What follows belongs to an exercise in optimizing a design on an open flow for small area, a short achievable clock period and few clock cycles; a production flow would make more cautious choices. Only simulation tests tie the RTL to the original design; equivalence was not proved. Not every run is shown, and edits may drop behaviour that the tests do not exercise. Power figures rest on the tool's default switching activity, not on a simulated workload.

File: run.sh
#!/bin/bash
# synth_recipe.tcl (not shown) runs the flow's synth.tcl, then flattens the netlist and writes it again
# the make line also repeats each setting of config.mk as NAME=value (left out here)
make -C /OpenROAD-flow-scripts/flow DESIGN_CONFIG=/design/flow/config.mk WORK_HOME=/design/flow/orfs CLKGATE_MAP_FILE= SYNTH_SCRIPT=/design/flow/synth_recipe.tcl finish
File: config.mk
export PLATFORM = sky130hd
export DESIGN_NAME = alpacacorn
export DESIGN_NICKNAME = alpacacorn
export VERILOG_FILES = /design/flow/design.v
export SDC_FILE = /design/flow/constraint.sdc
export NUM_CORES = 4
export LEC_CHECK = 0
export CAP_MARGIN = 20
export CORE_MARGIN = 2
export CORE_UTILIZATION = 40
export SLEW_MARGIN = 20
File: constraint.sdc
create_clock -name core_clock -period 2.5 [get_ports {clk_i}]
set_input_delay 0.5000 -clock core_clock [delete_from_list [all_inputs] [get_ports {clk_i}]]
set_output_delay 0.5000 -clock core_clock [all_outputs]
set_load 0.01 [all_outputs]
File: design.v
module alpacacorn #(
	parameter ADR_WIDTH = 6,
	parameter DATA_WIDTH = 8
)(
	input wire clk_i,
	input wire rst_i,
	input wire [DATA_WIDTH-1:0] data_i,
	output wire [DATA_WIDTH-1:0] data_o,
	output wire [ADR_WIDTH-1:0] adr_o,
	output wire we_o
);
	reg [ADR_WIDTH-1:0] pc_reg;	 
	reg [DATA_WIDTH-1:0] a_reg;
	reg carry_reg;
	reg dec_reg;			 
	reg exe_reg;			 
	reg add_reg;			 
	wire [1:0] op = data_i[DATA_WIDTH-1:DATA_WIDTH-2];
	wire is_jcc = dec_reg & (op == 2'b11);
	wire is_sta = dec_reg & (op == 2'b10);
	wire is_alu = dec_reg & ~op[1];
	wire use_arg = dec_reg & ~(op == 2'b11 && carry_reg);
	wire fetch = ~dec_reg | is_jcc;
	wire [DATA_WIDTH:0] sum = {1'b0, a_reg} + {1'b0, data_i};
	assign adr_o = use_arg ? data_i[ADR_WIDTH-1:0] : pc_reg;
	assign we_o = is_sta;
	assign data_o = a_reg;
	always @(posedge clk_i) begin:seq
		add_reg <= op[0];
		if (rst_i) begin
			pc_reg <= 0;
			a_reg <= 0;
			carry_reg <= 0;
			dec_reg <= 0;
			exe_reg <= 0;
		end else begin
			dec_reg <= fetch;
			exe_reg <= is_alu;
			if (fetch) begin
				pc_reg <= adr_o + 1'd1;
			end
			if (exe_reg) begin
				if (add_reg) begin
					{carry_reg, a_reg} <= sum;
				end else begin
					a_reg <= ~(a_reg | data_i);
					carry_reg <= 1'b0;
				end
			end else if (is_jcc) begin
				carry_reg <= 1'b0;
			end
		end
	end
endmodule
==> out/summary.txt, run 1 <==
M3 GR Usage = 0.0264
Final Hold Fails = 0
first-pass GRT wire length = 5.90 mm
R2R depth = 8
Synth Cell Area = 1450 µm²
clk root buf = clkbuf_4
M1 wire length = 1.71 mm
die area = 4110 µm²
critical path required time = 2000 ps
Clk network pwr share = 0.256
Initial Util = 0.423
Finished Cell Area = 1890 µm²
predominant post-synthesis flop cell = dfxtp_1
Worst Setup End Kind = output pin
NumNets Final = 252
fraction of standard cell area in multi-input logic = 0.524
Post-Route WL = 3.56 mm
CTS tree = built
Synth Area in Compound Gates = 0.234
largest net degree at the start of global routing = 23
vias per inst = 5.45
Row Count = 21
Seq Cell Count = 18
most frequent cells in the layout = inv_1 (19), dfxtp_1 (18), clkdlybuf4s50_1 (18), buf_4 (18)
mux contribution to synthesized area = 0.0450
worst reg2reg endpoint = a_reg[4]
total power = 770 µW
ranking of synthesized cells by area = dfxtp_1 (25%), ha_1 (15%), inv_1 (4.9%)
HPWL after DPL = 2.76 mm
Synth Area per Inst = 7.90 µm²
routed wl met3 = 113 µm
GR Layer Usage met1 = 0.215
Final period util = 0.974
Sequential cell area = 360 µm²
H-tree depth = 1
Worst Skew = 1.92 ps
Cell variety after synth = 47
Clock group = 197 µW
vias in the first global route = 1,440
Cells after Synth = 183
Reg power frac = 0.432
xor/xnor share of the synthesized area = 0.0303
Core ar. = 3420 µm²
Seq area share = 0.190
nonclk inv count = 20
Area Overhead vs Synth = 31.0%
Slowest-stage cell, CP = clkdlybuf4s50_1
Die Ht = 64.1 µm
R2R Path Start = a_reg[0]
status = complete, no violations
setup bufs post-CTS = 0
DR iter-0 viols = 105
setup_tns = 0 ps
combinational group power = 240 µW
worst setup path startpoint = data_i[6]
Least-Margin Pin Slew = 715 ps
data arrival time of the worst path = 1940 ps
Antenna Cells = 0
RSZ-0062 raised after global routing = no
commonest non-fill, non-tap cell in the layout = inv_1
worst setup path category = in -> out
Slew headroom = 0.523
VDD IR max = 0.155 mV
Sw Ratio = 0.326
simple-gate share of the synthesized area = 0.211
WHS = 505 ps
WP buf/inv = 2
post-route DRC violation count = 0
DR vias = 1,465
sequential area share after synthesis = 0.249
antenna-violating nets left = 0
max cap viols = 0
largest class = multi-input combinational cells
post_cts resized = 7
GP Congestion = 0.833
Tmin final = 2440 ps
sw power = 251 µW
register-to-register setup slack = 610 ps
Hold Crit Endpoint = pc_reg[4]
Int Pwr = 519 µW
clk sinks = 18
Layout clock area frac = 0.0192
CLK BUF = 4
worst-path cell chain = clkdlybuf4s50_1 > nand3_1 > and2_4 > mux2_4 > dlygate4sd2_1
CP startpoint kind = primary input
yosys warns = 1
delay of the slowest cell on the worst path = 490 ps
largest family of logic cells by synthesized area = compound AO/OA/AOI/OAI gates
share of cells above drive strength 1 = 0.152
Logic pwr share = 0.312
max-slew violations = 0
Leak = 0.000803 µW
post-cts hold buffer count = 0
met2 global-route usage = 0.314
Place WS = -196 ps
worst hold path depth = 2
placed instance area = 1830 µm²
Pwr Density = 406 nW/µm²
Top delay family on crit path = buffers and inverters
Congestion Overflow GR = 0
comb_multi_in = 139
Final Core Density = 0.555
Peak Freq = 411 MHz
post-route insts no fill = 269
Testbench counts for the RTL of run 1, summed over its fixed seeds: cycles 84,402.
### Floorplan with the power grid, run 1

The bar under the picture is 20 µm long. Pins as bars on the die edge. Tap cells in gray.
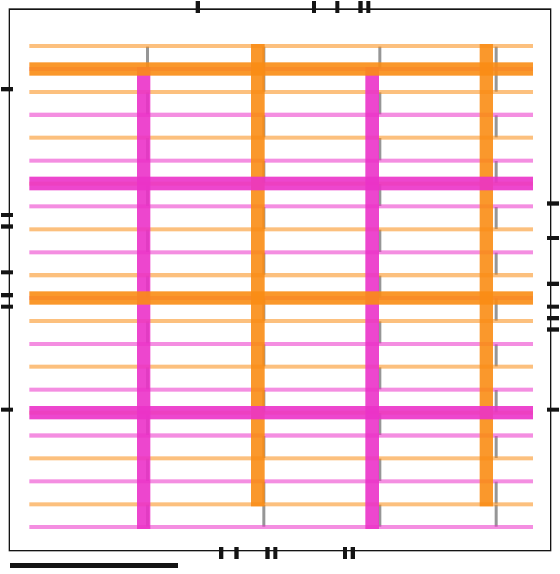
legend:
  magenta:
    net: VSS
  orange:
    net: VDD
met1 rails: 22
met4 straps: 4
met5 straps: 4
signal pins: 25

### Cell classes on the final placement, run 1

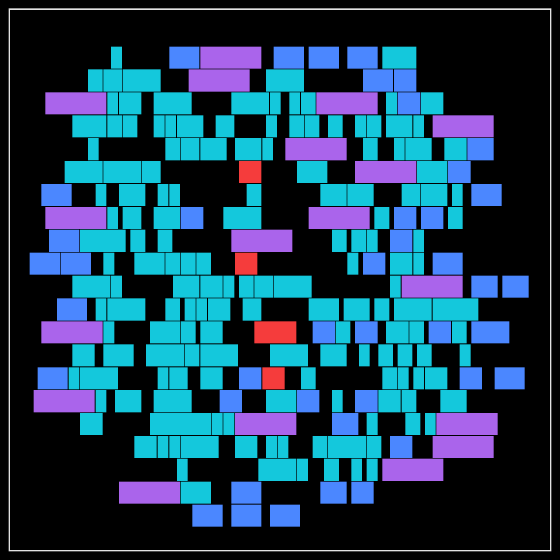
legend:
  red:
    class: clock drivers and dummy loads
    cells: 4
  purple:
    class: flip-flops
    cells: 18
  blue:
    class: other buffers and delay cells
    cells: 42
  cyan:
    class: all other logic
    cells: 159

### Routed clock nets over the placement, run 1

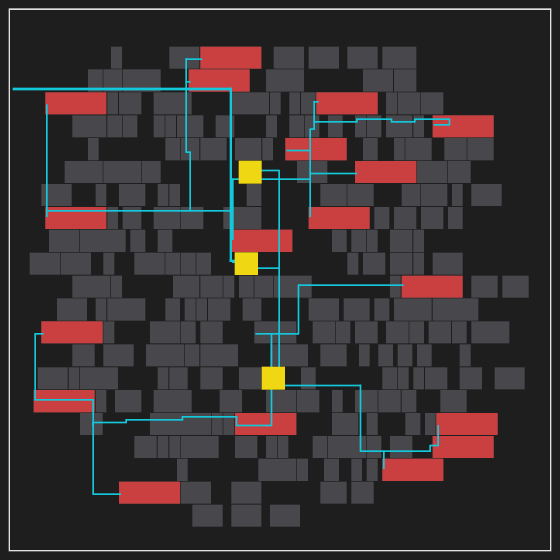
legend:
  yellow:
    item: cells driving clock nets
    count: 3
  cyan:
    item: clock wires
    length: 315 µm
  red:
    item: flip-flops
    count: 18
flops lie: spread over the die

### The whole layout, all layers, run 1

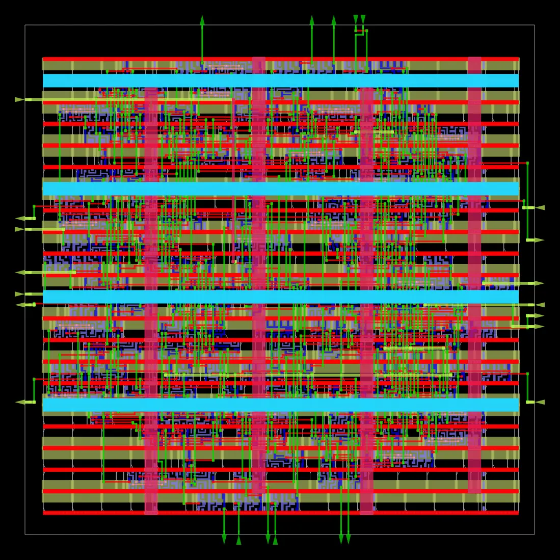

==> run 1 -> run 2 <==
==> design.v (replaced) <==
module alpacacorn #(
	parameter ADR_WIDTH = 6,
	parameter DATA_WIDTH = 8
)(
	input wire clk_i,
	input wire rst_i,
	input wire [DATA_WIDTH-1:0] data_i,
	output wire [DATA_WIDTH-1:0] data_o,
	output wire [ADR_WIDTH-1:0] adr_o,
	output wire we_o
);
	reg [ADR_WIDTH-1:0] pc_reg;	 
	reg [DATA_WIDTH-1:0] a_reg;
	reg carry_reg;
	reg dec_reg;			 
	reg add_reg;			 
	reg nor_reg;			 
	reg fet_reg;			 
	wire [1:0] op = data_i[DATA_WIDTH-1:DATA_WIDTH-2];
	wire [ADR_WIDTH-1:0] arg = data_i[ADR_WIDTH-1:0];
	wire is_jcc = dec_reg & op[1] & op[0];
	wire taken = is_jcc & ~carry_reg;
	wire [DATA_WIDTH-1:0] g0 = a_reg & data_i;
	wire [DATA_WIDTH-1:0] p0 = a_reg | data_i;
	wire [DATA_WIDTH-1:0] x0 = a_reg ^ data_i;
	wire [DATA_WIDTH-1:0] g1, p1, g2, p2, g3;
	genvar i;
	generate
		for (i = 0; i < DATA_WIDTH; i = i + 1) begin:pfx
			if (i % 2 == 1) begin:l1
				assign g1[i] = g0[i] | (p0[i] & g0[i-1]);
				assign p1[i] = p0[i] & p0[i-1];
			end else begin:l1
				assign g1[i] = g0[i];
				assign p1[i] = p0[i];
			end
			if (i % 4 >= 2) begin:l2
				assign g2[i] = g1[i] | (p1[i] & g1[i-(i%4)+1]);
				assign p2[i] = p1[i] & p1[i-(i%4)+1];
			end else begin:l2
				assign g2[i] = g1[i];
				assign p2[i] = p1[i];
			end
			if (i % 8 >= 4) begin:l3
				assign g3[i] = g2[i] | (p2[i] & g2[3]);
			end else begin:l3
				assign g3[i] = g2[i];
			end
		end
	endgenerate
	wire [DATA_WIDTH:0] cy = {g3, 1'b0};
	wire do_add = add_reg & ~rst_i;
	wire do_nor = nor_reg & ~rst_i;
	wire do_hold = ~add_reg & ~nor_reg & ~rst_i;
	wire [DATA_WIDTH-1:0] base = ({DATA_WIDTH{do_nor}} & ~p0) | ({DATA_WIDTH{do_hold}} & a_reg);
	wire [DATA_WIDTH-1:0] nc0 = base | ({DATA_WIDTH{do_add}} & x0);
	wire [DATA_WIDTH-1:0] nc1 = base | ({DATA_WIDTH{do_add}} & ~x0);
	wire [DATA_WIDTH-1:0] a_next;
	generate
		for (i = 0; i < DATA_WIDTH; i = i + 1) begin:anx
			assign a_next[i] = cy[i] ? nc1[i] : nc0[i];
		end
	endgenerate
	assign adr_o = ({ADR_WIDTH{dec_reg}} & arg) | ({ADR_WIDTH{fet_reg}} & pc_reg);
	assign we_o = dec_reg & op[1] & ~op[0];
	assign data_o = a_reg;
	always @(posedge clk_i) begin:seq
		a_reg <= a_next;
		if (rst_i) begin
			pc_reg <= 0;
			carry_reg <= 0;
			dec_reg <= 0;
			fet_reg <= 1;
			add_reg <= 0;
			nor_reg <= 0;
		end else begin
			dec_reg <= ~dec_reg | taken;
			fet_reg <= dec_reg & ~taken;
			add_reg <= dec_reg & ~op[1] & op[0];
			nor_reg <= dec_reg & ~op[1] & ~op[0];
			if (fet_reg) begin
				pc_reg <= pc_reg + 1'd1;
			end else if (taken) begin
				pc_reg <= arg + 1'd1;
			end
			if (add_reg) begin
				carry_reg <= cy[DATA_WIDTH];
			end else if (nor_reg | is_jcc) begin
				carry_reg <= 1'b0;
			end
		end
	end
endmodule
==> flow/run.sh (new file) <==
#!/bin/bash
# Own layout flow: the standard ORFS flow with two changes,
#  - synthesis without the full/half-adder extraction (ADDER_MAP_FILE empty),
#    so ABC maps the adder and incrementer from plain gates;
#  - port buffers of buf_1 instead of the delay-cell buffer buffer_ports
#    picks by default.
# make's output goes to flow.log; ORFS keeps each step's log under orfs/logs.
set -euo pipefail
bash standard.sh ADDER_MAP_FILE= "BUFFER_PORTS_ARGS=-buffer_cell sky130_fd_sc_hd__buf_1" finish > flow.log 2>&1
==> standard.sh (new file) <==
#!/bin/bash
# synth_recipe.tcl (not shown) runs the flow's synth.tcl, then flattens the netlist and writes it again
# the make line also repeats each setting of config.mk as NAME=value (left out here)
make -C /OpenROAD-flow-scripts/flow DESIGN_CONFIG=/design/flow/config.mk WORK_HOME=/design/flow/orfs CLKGATE_MAP_FILE= SYNTH_SCRIPT=/design/flow/synth_recipe.tcl "${@:-finish}"
--- a/config.mk
+++ b/config.mk
@@ -5,7 +5,10 @@
 export SDC_FILE = /design/flow/constraint.sdc
 export NUM_CORES = 4
 export LEC_CHECK = 0
+export ABC_AREA = 1
 export CAP_MARGIN = 20
 export CORE_MARGIN = 2
 export CORE_UTILIZATION = 40
+export CTS_BUF_LIST = sky130_fd_sc_hd__clkbuf_8
+export SETUP_SLACK_MARGIN = 1.0
 export SLEW_MARGIN = 20
removed: run.sh
### The whole layout, all layers, run 2

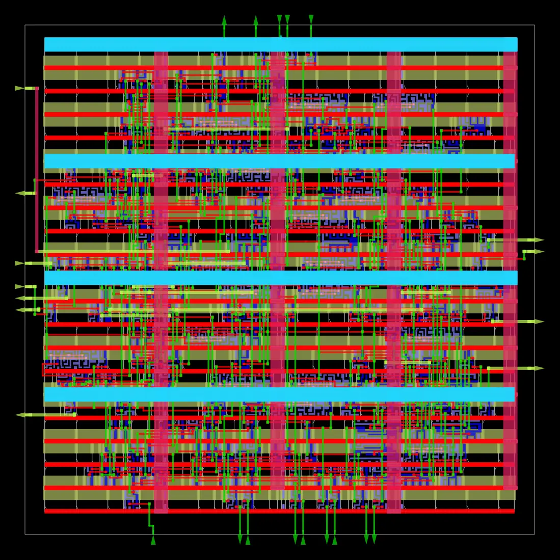
Die Ht: 59.4 µm
post-route insts no fill: 257
Row Count: 20
Finished Cell Area: 1500 µm²

### Wiring by layer, run 2

The bar under the picture is 20 µm long. Two of the layers only.
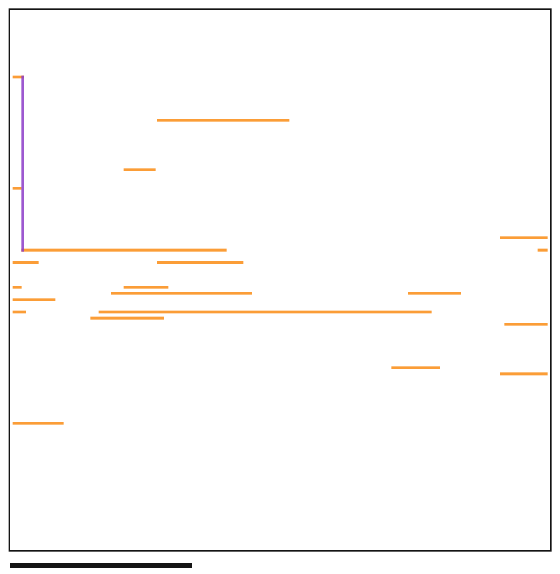
legend:
  purple:
    layer: met4
    wire_length: 19.0 µm
  orange:
    layer: met3
    wire_length: 154 µm
WL/cell: 11.6 µm
DR vias: 1,291
Post-Route WL: 2.98 mm
GRT Overall Usage: 0.185

==> run 2 against run 1 <==
Effect of this change: non-clock buffer count down 12; first-iteration DRC count down 53%; maximum frequency up 64%; critical path depth down 2; combinational power down 21%; sequential share of layout area up 6.7 points; total power down 3.3%; sequential cell count up 1; die area down 14%; clock skew up 2.6 ps; core utilization down 5.1 points; highest routed layer unchanged; wire length down 16%.
==> out/summary.txt, run 2 <==
H-tree depth = 1 (unchanged)
Int Pwr = 506 µW (-2.5%)
die area = 3530 µm² (-14%)
Cells after Synth = 192 (+4.9%)
routed wl met3 = 154 µm (+36%)
Core ar. = 2980 µm² (-13%)
nonclk inv count = 32 (+60%)
comb_multi_in = 139 (unchanged)
placed instance area = 1340 µm² (-27%)
Seq area share = 0.257 (+0.0669)
sequential area share after synthesis = 0.310 (+0.0608)
simple-gate share of the synthesized area = 0.296 (+0.0845)
Clk network pwr share = 0.289 (+0.033)
antenna-violating nets left = 0 (unchanged)
post-route DRC violation count = 0 (unchanged)
R2R Path Start = fet_reg
Synth Cell Area = 1230 µm² (-15%)
clk sinks = 19 (+1)
Antenna Cells = 0 (unchanged)
CLK BUF = 3 (-1)
most frequent cells in the layout = nand2_1 (37), inv_1 (27), o21ai_0 (19), dfxtp_1 (17), a21oi_1 (16)
vias in the first global route = 1,164 (-19%)
status = complete, no violations
worst-path cell chain = nand2_1 > o21ai_0 > buf_2
mux contribution to synthesized area = 0 (-0.0450)
Final period util = 0.594 (-0.380)
clk root buf = clkbuf_8
Top delay family on crit path = flip-flops
R2R depth = 8 (unchanged)
fraction of standard cell area in multi-input logic = 0.500 (-0.0244)
M1 wire length = 1.44 mm (-16%)
Slew headroom = 0.781 (+0.258)
GR Layer Usage met1 = 0.260 (+0.0453)
total power = 745 µW (-3.3%)
share of cells above drive strength 1 = 0.196 (+0.0440)
CTS tree = built
yosys warns = 1 (unchanged)
data arrival time of the worst path = 980 ps (-960 ps)
delay of the slowest cell on the worst path = 420 ps (-70 ps)
worst setup path category = reg -> out
Logic pwr share = 0.254 (-0.058)
Testbench counts for the RTL of run 2, summed over its fixed seeds: cycles 84,964.

what the ideal ports hide:
How much do the figures lean on ideal ports? The routed layouts below were timed once more, with nothing changed but the port constraints. Step 1 sets driving cells, clkbuf_16 on the clock port and buf_2 on the other inputs (assumed; they add their load-dependent delay and slew). Step 2 moves the port delays by t, midway between the first and last clock arrival at a register: inputs arrive t later, outputs are due t later. That takes back most of the time a late clock gives input paths. a / b / c = no drivers / after step 1 / after step 2; a / b = the first two.
| run | shift t [ns] | setup slack, ns | hold slack, ns | latest minus earliest clock arrival (ns) |
|---|---|---|---|---|
| run 1 | 0.326 | 0.064 / 0.039 / -0.022 | 0.505 / 0.505 / 0.505 | 0.002 / 0.002 |
| run 2 | 0.276 | 1.015 / 0.992 / 0.866 | 0.462 / 0.466 / 0.488 | 0.004 / 0.005 |
With both steps, setup timing fails in run 1, where it was met with ideal ports. For run 2, which loses most, drivers alone change the setup slack by -0.023 ns; drivers and shift together by -0.149 ns.
